Context: an optimization exercise on an open-source flow, tuned for small area, a short achievable clock period and few clock cycles. The choices shown serve that exercise and are no tape-out recipe. In this exercise RTL edits were held to simulation tests only and were not proved equivalent to the original. Power is estimated from default activity; no workload was simulated.

## design/flow/design.v

```verilog
`timescale 1ns / 1ps
module Compute_CTRL #(
    parameter   SIMD = 4
)(
    input   wire                clk,
    input   wire                rst,
    input   wire                aw_valid,
    input   wire                eow,
    input   wire                acc_done_out,
    input   wire                a3,
    input   wire                w3,
    input   wire                a_co,
    input   wire                w_co,
    input   wire                nz,
    input   wire                idx_zero,
    output  reg                 ready,
    output  reg                 done,
    output  reg                 acc_sel_toggle,
    output  reg                 compute_write,
    output  reg     [2 : 0]     ctrl
);
    parameter   [1 : 0]     idle = 2'h0,
                            store_data = 2'h1,
                            dot_product = 2'h2,
                            start_receive = 2'h3;
    wire                            co1;
    reg                             count1;
    reg     [$clog2(SIMD)-1 : 0]    cnt1;
    reg                             count2;
    reg     [$clog2(SIMD+1)-1 : 0]  cnt2;
    reg                             cnt_init;
    reg                             eow_ld;
    reg                             eow_reg;
    wire                            no_data;
    wire                            last_data;
    always @(posedge clk) begin
        if(~rst) cnt1 <= 'b0;
        else if(cnt_init) cnt1 <= 'b0;
        else if(count1 & co1) cnt1 <= 'b0;
        else if(count1 & ~co1) cnt1 <= cnt1 + 1'b1;
        else cnt1 <= cnt1;
    end
    assign co1 = (cnt1 == SIMD-1);
    always @(posedge clk) begin
        if(~rst) cnt2 <= 'b0;
        else if(cnt_init) cnt2 <= 'b0;
        else if(count2) cnt2 <= cnt2 + 1'b1;
        else cnt2 <= cnt2;
    end
    always @(posedge clk) begin
        if(~rst) eow_reg <= 1'b0;
        else if(eow_ld) eow_reg <= eow;
        else eow_reg <= eow_reg;
    end
    assign no_data = (cnt2 == 'b0);
    assign last_data = ((cnt1 + 1'b1) == cnt2);
    reg [1 : 0] ps, ns;
    always @(*) begin
        begin ns = idle; {ready, done, acc_sel_toggle, compute_write, ctrl, count1, count2, cnt_init, eow_ld} = 'b0; end
        case(ps)
            idle:
                begin
                    ns = aw_valid ? store_data : idle;
                    ready = ~aw_valid;
                    ctrl = (aw_valid & nz) ? 3'h1 : 3'h0;
                    count1 = aw_valid;
                    count2 = (aw_valid & nz);
                    eow_ld = aw_valid;
                end
            store_data:
                begin
                    ns = (co1 & aw_valid & (no_data & ~nz)) ? (eow_reg ? start_receive : idle) : (co1 & aw_valid) ? dot_product : store_data;
                    ctrl = (aw_valid & nz) ? 3'h1 : 3'h0;
                    count1 = aw_valid;
                    count2 = (aw_valid & nz);
                end
            dot_product:
                begin
                    compute_write = 1'b1;
                    case({a_co, w_co})
                        2'b00:
                            begin
                                ns = (eow_reg & (last_data & (~a3 & ~w3))) ? start_receive : (last_data & (~a3 & ~w3)) ? idle : dot_product;
                                ctrl = (~a3 & ~w3) ? 3'h2 : ~w3 ? 3'h3 : 3'h4;
                                count1 = (~a3 & ~w3);
                                cnt_init = (last_data & (~a3 & ~w3));
                            end
                        2'b01:
                            begin
                                ns = (eow_reg & (last_data & ~a3)) ? start_receive : (last_data & ~a3) ? idle : dot_product;
                                ctrl = ~a3 ? 3'h2 : 3'h3;
                                count1 = ~a3;
                                cnt_init = (last_data & ~a3);
                            end
                        2'b10:
                            begin
                                ns = (eow_reg & (last_data & ~w3)) ? start_receive : (last_data & ~w3) ? idle : dot_product;
                                ctrl = ~w3 ? 3'h2 : 3'h4;
                                count1 = ~w3;
                                cnt_init = (last_data & ~w3);
                            end
                        2'b11:
                            begin
                                ns = (eow_reg & last_data) ? start_receive : last_data ? idle : dot_product;
                                ctrl = 3'h2;
                                count1 = 1'b1;
                                cnt_init = last_data;
                            end
                    endcase
                end
            start_receive:
                begin
                    ns = (~acc_done_out & idx_zero) ? idle : start_receive;
                    done = (~acc_done_out & idx_zero);
                    acc_sel_toggle = (~acc_done_out & idx_zero);
                end
            default: begin ns = idle; {ready, done, acc_sel_toggle, compute_write, ctrl, count1, count2, cnt_init, eow_ld} = 'b0; end
        endcase
    end
    always @(posedge clk) begin
        if (~rst) ps <= idle;
        else ps <= ns;
    end
endmodule
`timescale 1ns / 1ps
module Receive_CTRL (
    input   wire    clk,
    input   wire    rst,
    input   wire    acc_valid_in,
    input   wire    done,
    input   wire    idx_zero,
    input   wire    idx_full,
    output  reg     acc_done_out,
    output  reg     receive_write,
    output  reg     idx_count
);
    parameter   [0 : 0]     idle = 1'b0,
                            receive = 1'b1;
    reg [0 : 0] ps, ns;
    always @(*) begin
        begin ns = idle; {acc_done_out, receive_write, idx_count} = 'b0; end
        case(ps)
            idle:
                begin
                    ns = (done & idx_zero) ? receive : idle;
                end
            receive:
                begin
                    ns = (acc_valid_in & idx_full) ? idle : receive;
                    acc_done_out = 1'b1;
                    receive_write = acc_valid_in;
                    idx_count = acc_valid_in;
                end
            default: begin ns = idle; {acc_done_out, receive_write, idx_count} = 'b0; end
        endcase
    end
    always @(posedge clk) begin
        if (~rst) ps <= idle;
        else ps <= ns;
    end
endmodule
`timescale 1ns / 1ps
module Send_CTRL #(
    parameter   ACC_ADDR_W = 4,
    parameter   ACC_SIZE = 9
)(
    input   wire                                clk,
    input   wire                                rst,
    input   wire                                acc_done_in,
    input   wire    [$clog2(ACC_SIZE+1)-1 : 0]  idx,
    output  reg                                 acc_valid_out,
    output  wire    [ACC_ADDR_W-1 : 0]          acc_addr_out,
    output  reg                                 idx_init
);
    parameter   [0 : 0]     idle = 1'b0,
                            send = 1'b1;
    wire                        addr_co;
    reg                         addr_count;
    reg     [ACC_ADDR_W-1 : 0]  addr;
    wire                        lesser;
    always @(posedge clk) begin
        if(~rst) addr <= 'b0;
        else if(addr_count & addr_co) addr <= 'b0;
        else if(addr_count & ~addr_co) addr <= addr + 1'b1;
        else addr <= addr;
    end
    assign addr_co = (addr == ACC_SIZE-1);
    assign lesser = (addr < idx);
    assign acc_addr_out = addr;
    reg [0 : 0] ps, ns;
    always @(*) begin
        begin ns = idle; {acc_valid_out, idx_init, addr_count} = 'b0; end
        case(ps)
            idle:
                begin
                    ns = acc_done_in ? send : idle;
                end
            send:
                begin
                    ns = (addr_co & lesser) ? idle : send;
                    acc_valid_out = lesser;
                    idx_init = (addr_co & lesser);
                    addr_count = lesser;
                end
            default: begin ns = idle; {acc_valid_out, idx_init, addr_count} = 'b0; end
        endcase
    end
    always @(posedge clk) begin
        if (~rst) ps <= idle;
        else ps <= ns;
    end
endmodule
`timescale 1ns / 1ps
module PE#(
    parameter       A_W = 3,
    parameter       W_W = 3,
    parameter       SIMD = 4,
    parameter       T_A_W = A_W * 2,
    parameter       T_W_W = W_W * 2,
    parameter       ACC_ADDR_W = $clog2(A_W * W_W),
    parameter       ACC_DATA_W = 8
)(
	input 	wire	clk,
	input 	wire	rst,
	input	wire	[T_A_W-1 : 0] 	a,
	input	wire	[T_W_W-1 : 0] 	w,
	input	wire					aw_valid,
	input	wire					eow,
	output	wire					ready,
	output 	wire 						acc_done_out,
	input 	wire 						acc_valid_in,
	input 	wire 	[ACC_ADDR_W-1 : 0] 	acc_addr_in,
	input 	wire	[ACC_DATA_W-1 : 0] 	acc_data_in,	
	input 	wire 						acc_done_in,
	output 	wire 						acc_valid_out,
	output 	wire 	[ACC_ADDR_W-1 : 0]	acc_addr_out,
	output 	wire	[ACC_DATA_W-1 : 0] 	acc_data_out
);
    parameter   A_REG_W = SIMD * T_A_W;
    parameter   W_REG_W = (SIMD + 1) * T_W_W;
    parameter   ACC_SIZE = A_W * W_W;
    wire                                a_co;
    reg     [ACC_ADDR_W-1 : 0]          a_addr;
    wire                                w_co;
    reg     [ACC_ADDR_W-1 : 0]          w_addr;
    wire    [ACC_ADDR_W-1 : 0]          compute_addr;
    reg     [A_REG_W-1 : 0]             a_reg;
    reg     [W_REG_W-1 : 0]             w_reg;
    wire                                nz;
    wire                                mult;
    wire                                compute_write;
    wire    [2 : 0]                     ctrl;
    wire    [ACC_DATA_W-1 : 0]          compute_data0;
    wire    [ACC_DATA_W-1 : 0]          compute_data1;
    wire                                done;
    wire                                receive_write;
    wire    [ACC_DATA_W-1 : 0]          receive_data0;
    wire    [ACC_DATA_W-1 : 0]          receive_data1;
    wire                                acc_sel_toggle;
    reg                                 acc_sel;
    reg     [ACC_SIZE-1 : 0]            acc0_valid;
    reg     [ACC_SIZE-1 : 0]            acc1_valid;
    reg     [ACC_DATA_W-1 : 0]          acc0                [0 : ACC_SIZE-1];
    reg     [ACC_DATA_W-1 : 0]          acc1                [0 : ACC_SIZE-1];
    wire                                idx_init;
    wire                                idx_count;
    wire                                idx_zero;
    wire                                idx_full;
    reg     [$clog2(ACC_SIZE+1)-1 : 0]  idx;
    always @(posedge clk) begin
        if(~rst) begin
            a_addr <= 'b0;
        end
        else begin
            case(ctrl)
                3'h2: a_addr <= 'b0;
                3'h3: a_addr <= a_addr + W_W;
                default: a_addr <= a_addr;
            endcase
        end
    end
    assign a_co = (a_addr == (A_W-1)*W_W);
    always @(posedge clk) begin
        if(~rst) begin
            w_addr <= 'b0;
        end
        else begin
            case(ctrl)
                3'h2: w_addr <= 'b0;
                3'h3: w_addr <= 'b0;
                3'h4: w_addr <= w_addr + 1'b1;
                default: w_addr <= w_addr;
            endcase
        end
    end
    assign w_co = (w_addr == W_W-1);
    always @(posedge clk) begin
        if(~rst) begin
            a_reg <= 'b0;
        end
        else begin
            case(ctrl)
                3'h1: a_reg <= {a_reg[A_REG_W-1-T_A_W : 0], a};
                3'h2: a_reg <= {{T_A_W{1'b0}}, a_reg[A_REG_W-1 : T_A_W]};
                3'h3: a_reg <= {a_reg[A_REG_W-1 : T_A_W], a_reg[1 : 0], a_reg[T_A_W-1 : 2]};
                default: a_reg <= a_reg;
            endcase
        end
    end
    always @(posedge clk) begin
        if(~rst) begin
            w_reg <= 'b0;
        end
        else begin
            case(ctrl)
                3'h1: w_reg <= {w_reg[W_REG_W-1-T_W_W : T_W_W], w, w};
                3'h2: w_reg <= {{T_W_W{1'b0}}, w_reg[W_REG_W-1 : 2*T_W_W], w_reg[3*T_W_W-1 : 2*T_W_W]};
                3'h3: w_reg <= {w_reg[W_REG_W-1 : T_W_W], w_reg[2*T_W_W-1 : T_W_W]};
                3'h4: w_reg <= {w_reg[W_REG_W-1 : T_W_W], w_reg[1 : 0], w_reg[T_W_W-1 : 2]};
                default: w_reg <= w_reg;
            endcase
        end
    end
    assign nz = (a[1] & w[1]);
    assign mult = a_reg[0] ~^ w_reg[0];
    assign compute_addr = a_addr + w_addr;
    assign compute_data0 = (acc0_valid[compute_addr] & mult) ? acc0[compute_addr] + 1'b1 : (acc0_valid[compute_addr] & ~mult) ? acc0[compute_addr] - 1'b1 : mult ? 1'b1 : -1'b1;
    assign compute_data1 = (acc1_valid[compute_addr] & mult) ? acc1[compute_addr] + 1'b1 : (acc1_valid[compute_addr] & ~mult) ? acc1[compute_addr] - 1'b1 : mult ? 1'b1 : -1'b1;
    Compute_CTRL #(
        .SIMD(SIMD)
    ) compute_ctrl (
        .clk(clk),
        .rst(rst),
        .aw_valid(aw_valid),
        .eow(eow),
        .acc_done_out(acc_done_out),
        .a3(a_reg[3]),
        .w3(w_reg[3]),
        .a_co(a_co),
        .w_co(w_co),
        .nz(nz),
        .idx_zero(idx_zero),
        .ready(ready),
        .done(done),
        .acc_sel_toggle(acc_sel_toggle),
        .compute_write(compute_write),
        .ctrl(ctrl)
    );
    always @(posedge clk) begin
        if(~rst) idx <= 'b0;
        else if(idx_init) idx <= 'b0;
        else if(idx_count) idx <= idx + 1'b1;
        else idx <= idx;
    end
    assign idx_zero = (idx == 'b0);
    assign idx_full = (idx == ACC_SIZE-1);
    assign receive_data0 = (acc0_valid[acc_addr_in] ? acc0[acc_addr_in] : {ACC_DATA_W{1'b0}}) + acc_data_in;
    assign receive_data1 = (acc1_valid[acc_addr_in] ? acc1[acc_addr_in] : {ACC_DATA_W{1'b0}}) + acc_data_in;
    Receive_CTRL receive_ctrl(
        .clk(clk),
        .rst(rst),
        .acc_valid_in(acc_valid_in),
        .done(done),
        .idx_zero(idx_zero),
        .idx_full(idx_full),
        .acc_done_out(acc_done_out),
        .receive_write(receive_write),
        .idx_count(idx_count)
    );
    assign acc_data_out = acc_sel ? acc0[acc_addr_out] : acc1[acc_addr_out];
    Send_CTRL #(
        .ACC_ADDR_W(ACC_ADDR_W),
        .ACC_SIZE(ACC_SIZE)
    ) send_ctrl (
        .clk(clk),
        .rst(rst),
        .acc_done_in(acc_done_in),
        .idx(idx),
        .acc_valid_out(acc_valid_out),
        .acc_addr_out(acc_addr_out),
        .idx_init(idx_init)
    );
    always @(posedge clk) begin
        if(~rst) acc_sel <= 1'b0;
        else if(acc_sel_toggle) acc_sel <= ~acc_sel;
        else acc_sel <= acc_sel;
    end
    always @(posedge clk) begin
        if(~rst) acc0_valid <= 'b0;
        else if(acc_sel_toggle & acc_sel) acc0_valid <= 'b0;
        else if(~acc_sel & compute_write) acc0_valid[compute_addr] <= 1'b1;
        else acc0_valid <= acc0_valid;
    end
    always @(posedge clk) begin
        if(~rst) acc1_valid <= 'b0;
        else if(acc_sel_toggle & ~acc_sel) acc1_valid <= 'b0;
        else if(acc_sel & compute_write) acc1_valid[compute_addr] <= 1'b1;
        else acc1_valid <= acc1_valid;
    end
    always @(posedge clk) begin
        if(~acc_sel & compute_write) begin
            acc0[compute_addr] <= compute_data0;
        end
        else if(acc_sel & receive_write) begin
            acc0[acc_addr_in] <= receive_data0;
        end
    end
    always @(posedge clk) begin
        if(acc_sel & compute_write) begin
            acc1[compute_addr] <= compute_data1;
        end
        else if(~acc_sel & receive_write) begin
            acc1[acc_addr_in] <= receive_data1;
        end
    end
endmodule
```

## design/flow/constraint.sdc

```tcl
create_clock -name core_clock -period 5.0 [get_ports {clk}]
set_input_delay 1.0000 -clock core_clock [delete_from_list [all_inputs] [get_ports {clk}]]
set_output_delay 1.0000 -clock core_clock [all_outputs]
set_load 0.01 [all_outputs]
```

## design/flow/config.mk

```make
export PLATFORM = sky130hd
export DESIGN_NAME = PE
export DESIGN_NICKNAME = PE
export VERILOG_FILES = /design/flow/design.v
export SDC_FILE = /design/flow/constraint.sdc
export NUM_CORES = 4
export LEC_CHECK = 0
export CAP_MARGIN = 20
export CORE_MARGIN = 2
export CORE_UTILIZATION = 40
export SLEW_MARGIN = 20
```

## design/flow/run.sh

```bash
#!/bin/bash
# synth_recipe.tcl (not shown) runs the flow's synth.tcl, then flattens the netlist and writes it again
# the make line also repeats each setting of config.mk as NAME=value (left out here)
make -C /OpenROAD-flow-scripts/flow DESIGN_CONFIG=/design/flow/config.mk WORK_HOME=/design/flow/orfs CLKGATE_MAP_FILE= SYNTH_SCRIPT=/design/flow/synth_recipe.tcl finish
```

**Clock distribution**

Bar = 50 um.
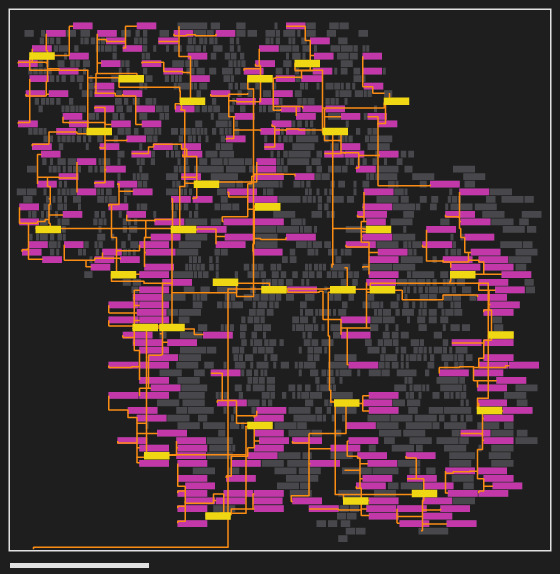
[yellow] clock-net drivers | count: 29
[magenta] flip-flops | count: 247
[orange] clock wires | length: 3320 um
routed clock nets	30
Setup Skew: 27.6 ps
Clock power frac: 47.4%
clock-net power: 2250 uW
Skew-Pair Late Insertion Delay: 570 ps

**Cell placement**

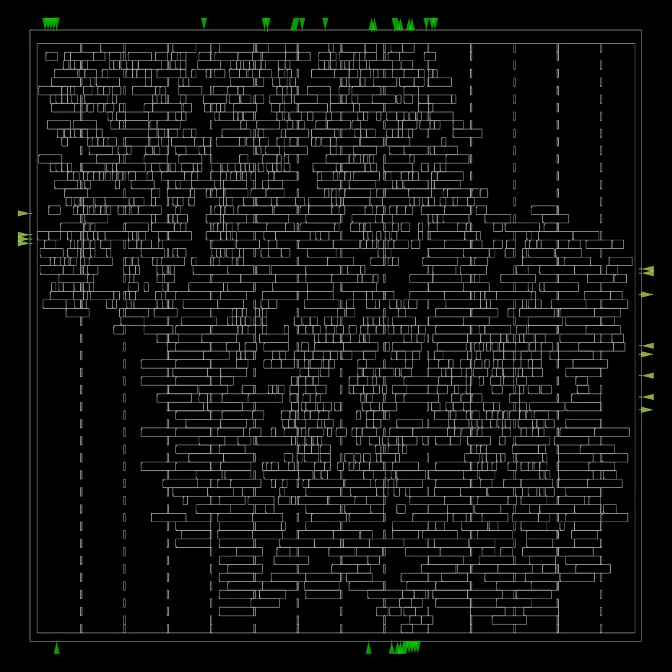
fillers: 3272
Seq cells: 247
final instance count without filler cells: 1825
Final Util: 46.3%

**Where the registers sit**

Bar = 50 um.
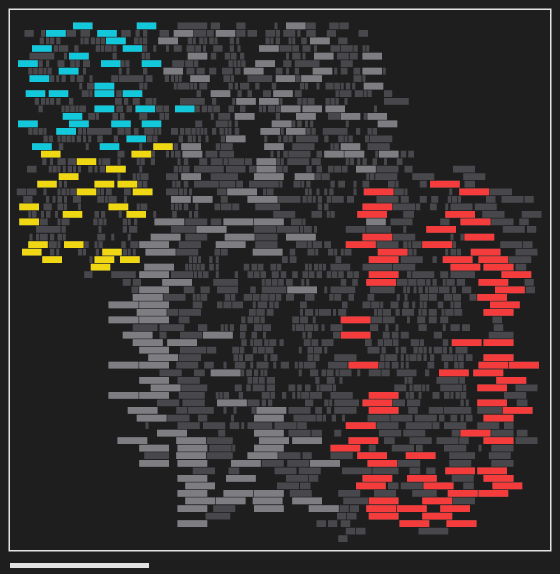
color	signal	sequential cells
yellow	a_reg	24
cyan	w_reg	30
red	acc0	72
not colored	121

==> impl_metrics.yaml <==
status:
  status: "finished clean"
logic_synthesis:
  syn-instance-count: 1300
  synth_top_family_by_area: "multiplexers"
  synth.most_common_cell: "edfxtp_1"
  synthArstFlopShare_pct: 0
  synth_area_per_cell_um2: 11.2
  synth-warning-count: 4
  netlist_area_mm2: 0.0146
  synth-compound-area-share_pct: 12.9
  synth_top_area_cell: "edfxtp_1"
  ys_seq_area_share_pct: 43.9
  synth_edf_count: 144
  synth-main-ff-cell: "edfxtp_1"
  ys_top_cells_by_area: "edfxtp_1, mux4_2, dfxtp_1, nand2_1, nor2_1"
  synth_cell_types: 84
  synth_xor_area_share_pct: 2.82
  synth_fp_nets: 1370
  synth_common_cells: "edfxtp_1, nand2_1, nor2_1, dfxtp_1, mux4_2"
  synthDominantCellAreaShare_pct: 29.7
  synthAdderAreaFrac_pct: 3.59
  yosys.area_share.simple_pct: 12.7
  synthMuxAreaShare_pct: 20.2
  ys_seq_elements: 247
cells_and_area:
  multi_input_cells: 940
  clockBufferCount: 31
  clkCellAreaFrac_pct: 6.12
  multi_input_area_share_pct: 46.1
  biggestCellCategory: "multi-input combinational cells"
  buffers: 91
  n_antenna_cell: 1
  nNetsFinal: 1411
  seq_area_mm2: 0.00639
  multi_input_area_mm2: 0.00763
  synthToLayoutAreaGrowth_pct: 13.6
  final-nonclk-buf-share_pct: 4.89
  final_cell_area_mm2: 0.0165
  inverters: 32
  seq_area_share_pct: 38.6
  layout_common_cells: "edfxtp_1, nand2_1, nor2_1"
  layout_commonest_cell: "edfxtp_1"
  drive_gt1_share_pct: 17.6
floorplan:
  start_util_pct: 40.7
  core-area_mm2: 0.0357
  nWellTaps: 461
  dieArea_mm2: 0.0379
  fp-row-count: 69
  die_w_um: 195
  die_h_um: 195
timing:
  finalMaxSlewViolations: 0
  tightestPinTransition_ps: 1090
  setup_viol: 0
  max_freq_ghz: 0.223
  final-hold-violation-count: 0
  hold_ws_ps: 455
  max-slew-margin-rel_pct: 27.2
  period_needed_ps: 4480
  rsz0062_at_grt: "no"
  fin_ws_ps: 523
  finalSetupTns_ps: 0
  final.period_utilization_pct: 89.5
worst_setup_path:
  worst_setup_path_end_kind: "register"
  reg2reg_to: "acc0[0][4]$_DFFE_PP_"
  cp.arrival_ps: 4620
  rr_startpoint: "a_addr[0]$_SDFFE_PN0N_"
  cp.required_ps: 5140
  crit_path_end: "acc0[0][4]$_DFFE_PP_"
  crit_type: "register to register"
  critPathBufInv: 2
  path_delay_family: "multiplexers"
  reg2reg_depth: 14
  cp_slowest_cell: "xor2_4"
  crit_start: "a_addr[0]$_SDFFE_PN0N_"
  startpoint_type: "register"
  cpPeakStageDelay_ps: 590
  cp_max_fo: 12
  cp_num_cells: 14
  rrSetupSlack_ps: 520
  cp_cell_sequence: "ha_1 -> fa_1 -> xor2_4 -> mux4_2 -> mux2_2 -> mux2i_2 -> inv_1 -> ha_1 -> inv_1 -> nor3_1 -> nand2_1 -> xnor2_1 -> a32oi_1 -> o221ai_1"
global_routing:
  antenna_found_initial: 1
  top_usage_layer: "met2"
  grt-ovfl-total: 0
  global_route.usage.met2_pct: 36.4
  grtUsageMet3_pct: 3.52
  grt_pass1_vias: 10854
  gr-usage-met1_pct: 29.2
  grt_max_degree: 48
  grt_usage_pct: 22.2
  grt_pass1_wl_mm: 65.2
clocking:
  htree_levels: 1
  cts_setup_buffers: 0
  cts_resized: 0
  cts.sinks: 247
  tritoncts: "done"
  clock_path_buffers: 3
  cts.root.buffer_cell: "clkbuf_16"
  postCtsHoldBufs: 0
  numCtsBuffers: 29
  clkTransAtPathRegs_ps: 60
power:
  seqPwrFrac_pct: 46.3
  p_leak_uw: 0.00566
  p_seq_uw: 2200
  powerDensity_mw_per_mm2: 287
  power_leader: "clock"
  peakVddDrop_mv: 0.279
  power.switching_uw: 1070
  p_comb_share_pct: 6.3
  intPower_uw: 3680
  switching_share_pct: 22.5
  total_power_uw: 4740
  comb-power_uw: 298
place:
  dpl_cell_area_mm2: 0.0155
  gp_congestion: 0.925
  place_ws_ps: 38.5
  dp_cells: 1771
  place_hpwl_mm: 29.1
drt:
  drt-vias-per-instance: 6.06
  final_antenna_net_count: 0
  routedWlPerCell_um: 23.1
  wl_met1_mm: 17.2
  drc: 0
  dr.pass1.iters: 5
  num_vias: 11058
  wl_met3_mm: 3.22
  dr.first_iter.drc_count: 1028
worst_hold_path:
  hold_path_depth: 2
  hp-start: "a_reg[18]$_SDFFE_PN0P_"
  worstHoldEndpoint: "a_reg[18]$_SDFFE_PN0P_"
  hold_path.class: "register to register"
run:
  cap_viol_max_count: 0
Testbench counts, summed over its fixed seeds: cycles 31,667.
**Port wiring**

Bar = 50 um.
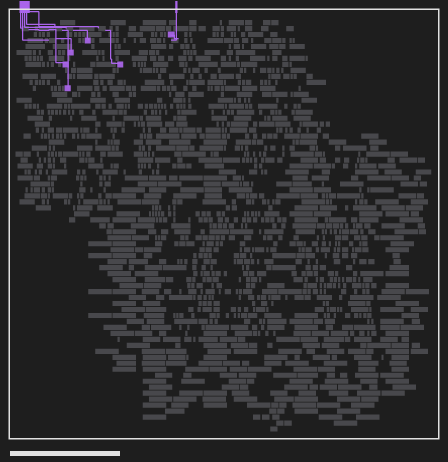
color	port	bits	direction	edge	end cells	buffers	wire
purple	w	6	input	top	7	6	250 um
# IOs: 45
count of input and output buffers: 44

**The routed nets**

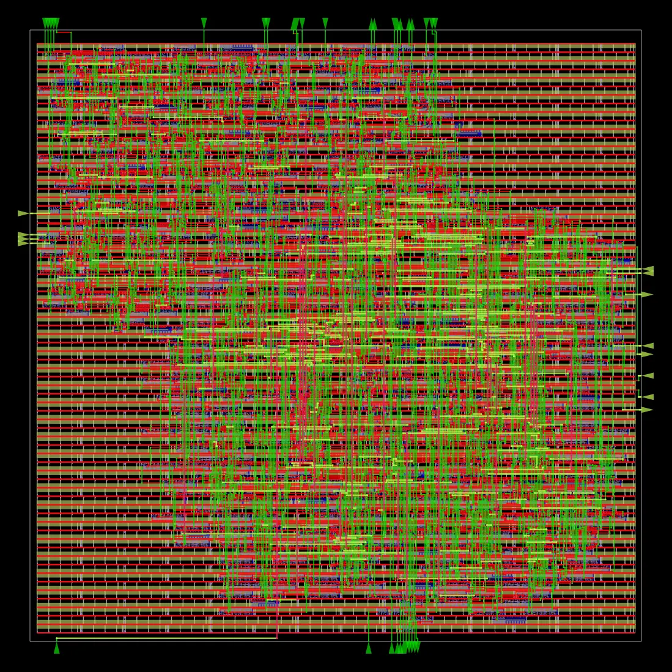
max layer used: met4
final wirelength: 42.1 mm
routed wl met2: 20.1 mm

## afterwards: timing with drivers on the ports
The results above use ideal ports. As a check the final layout listed here was re-extracted and re-timed, cells and wires unchanged. Step 1 assumes that a clkbuf_16 drives the clock port and a buf_2 every other input. Step 2 adds t to the input delays and takes it off the output delays; t is the mean of the earliest and latest rising clock arrival at the registers after step 1. Input paths then give back, and output paths get back, about the clock's delay inside the block. Slacks: ideal / step 1 / step 2; pairs: ideal / step 1.
shift t [ns]: 0.608
setup WS [ns]: 0.523 / 0.506 / -0.084
worst setup path after step 2: input to register
pins driven straight from the clock port: 1
Met with ideal ports but missed after step 2: setup timing in this run. The setup slack of this run moves by -0.017 ns with the drivers and by -0.607 ns with both steps.
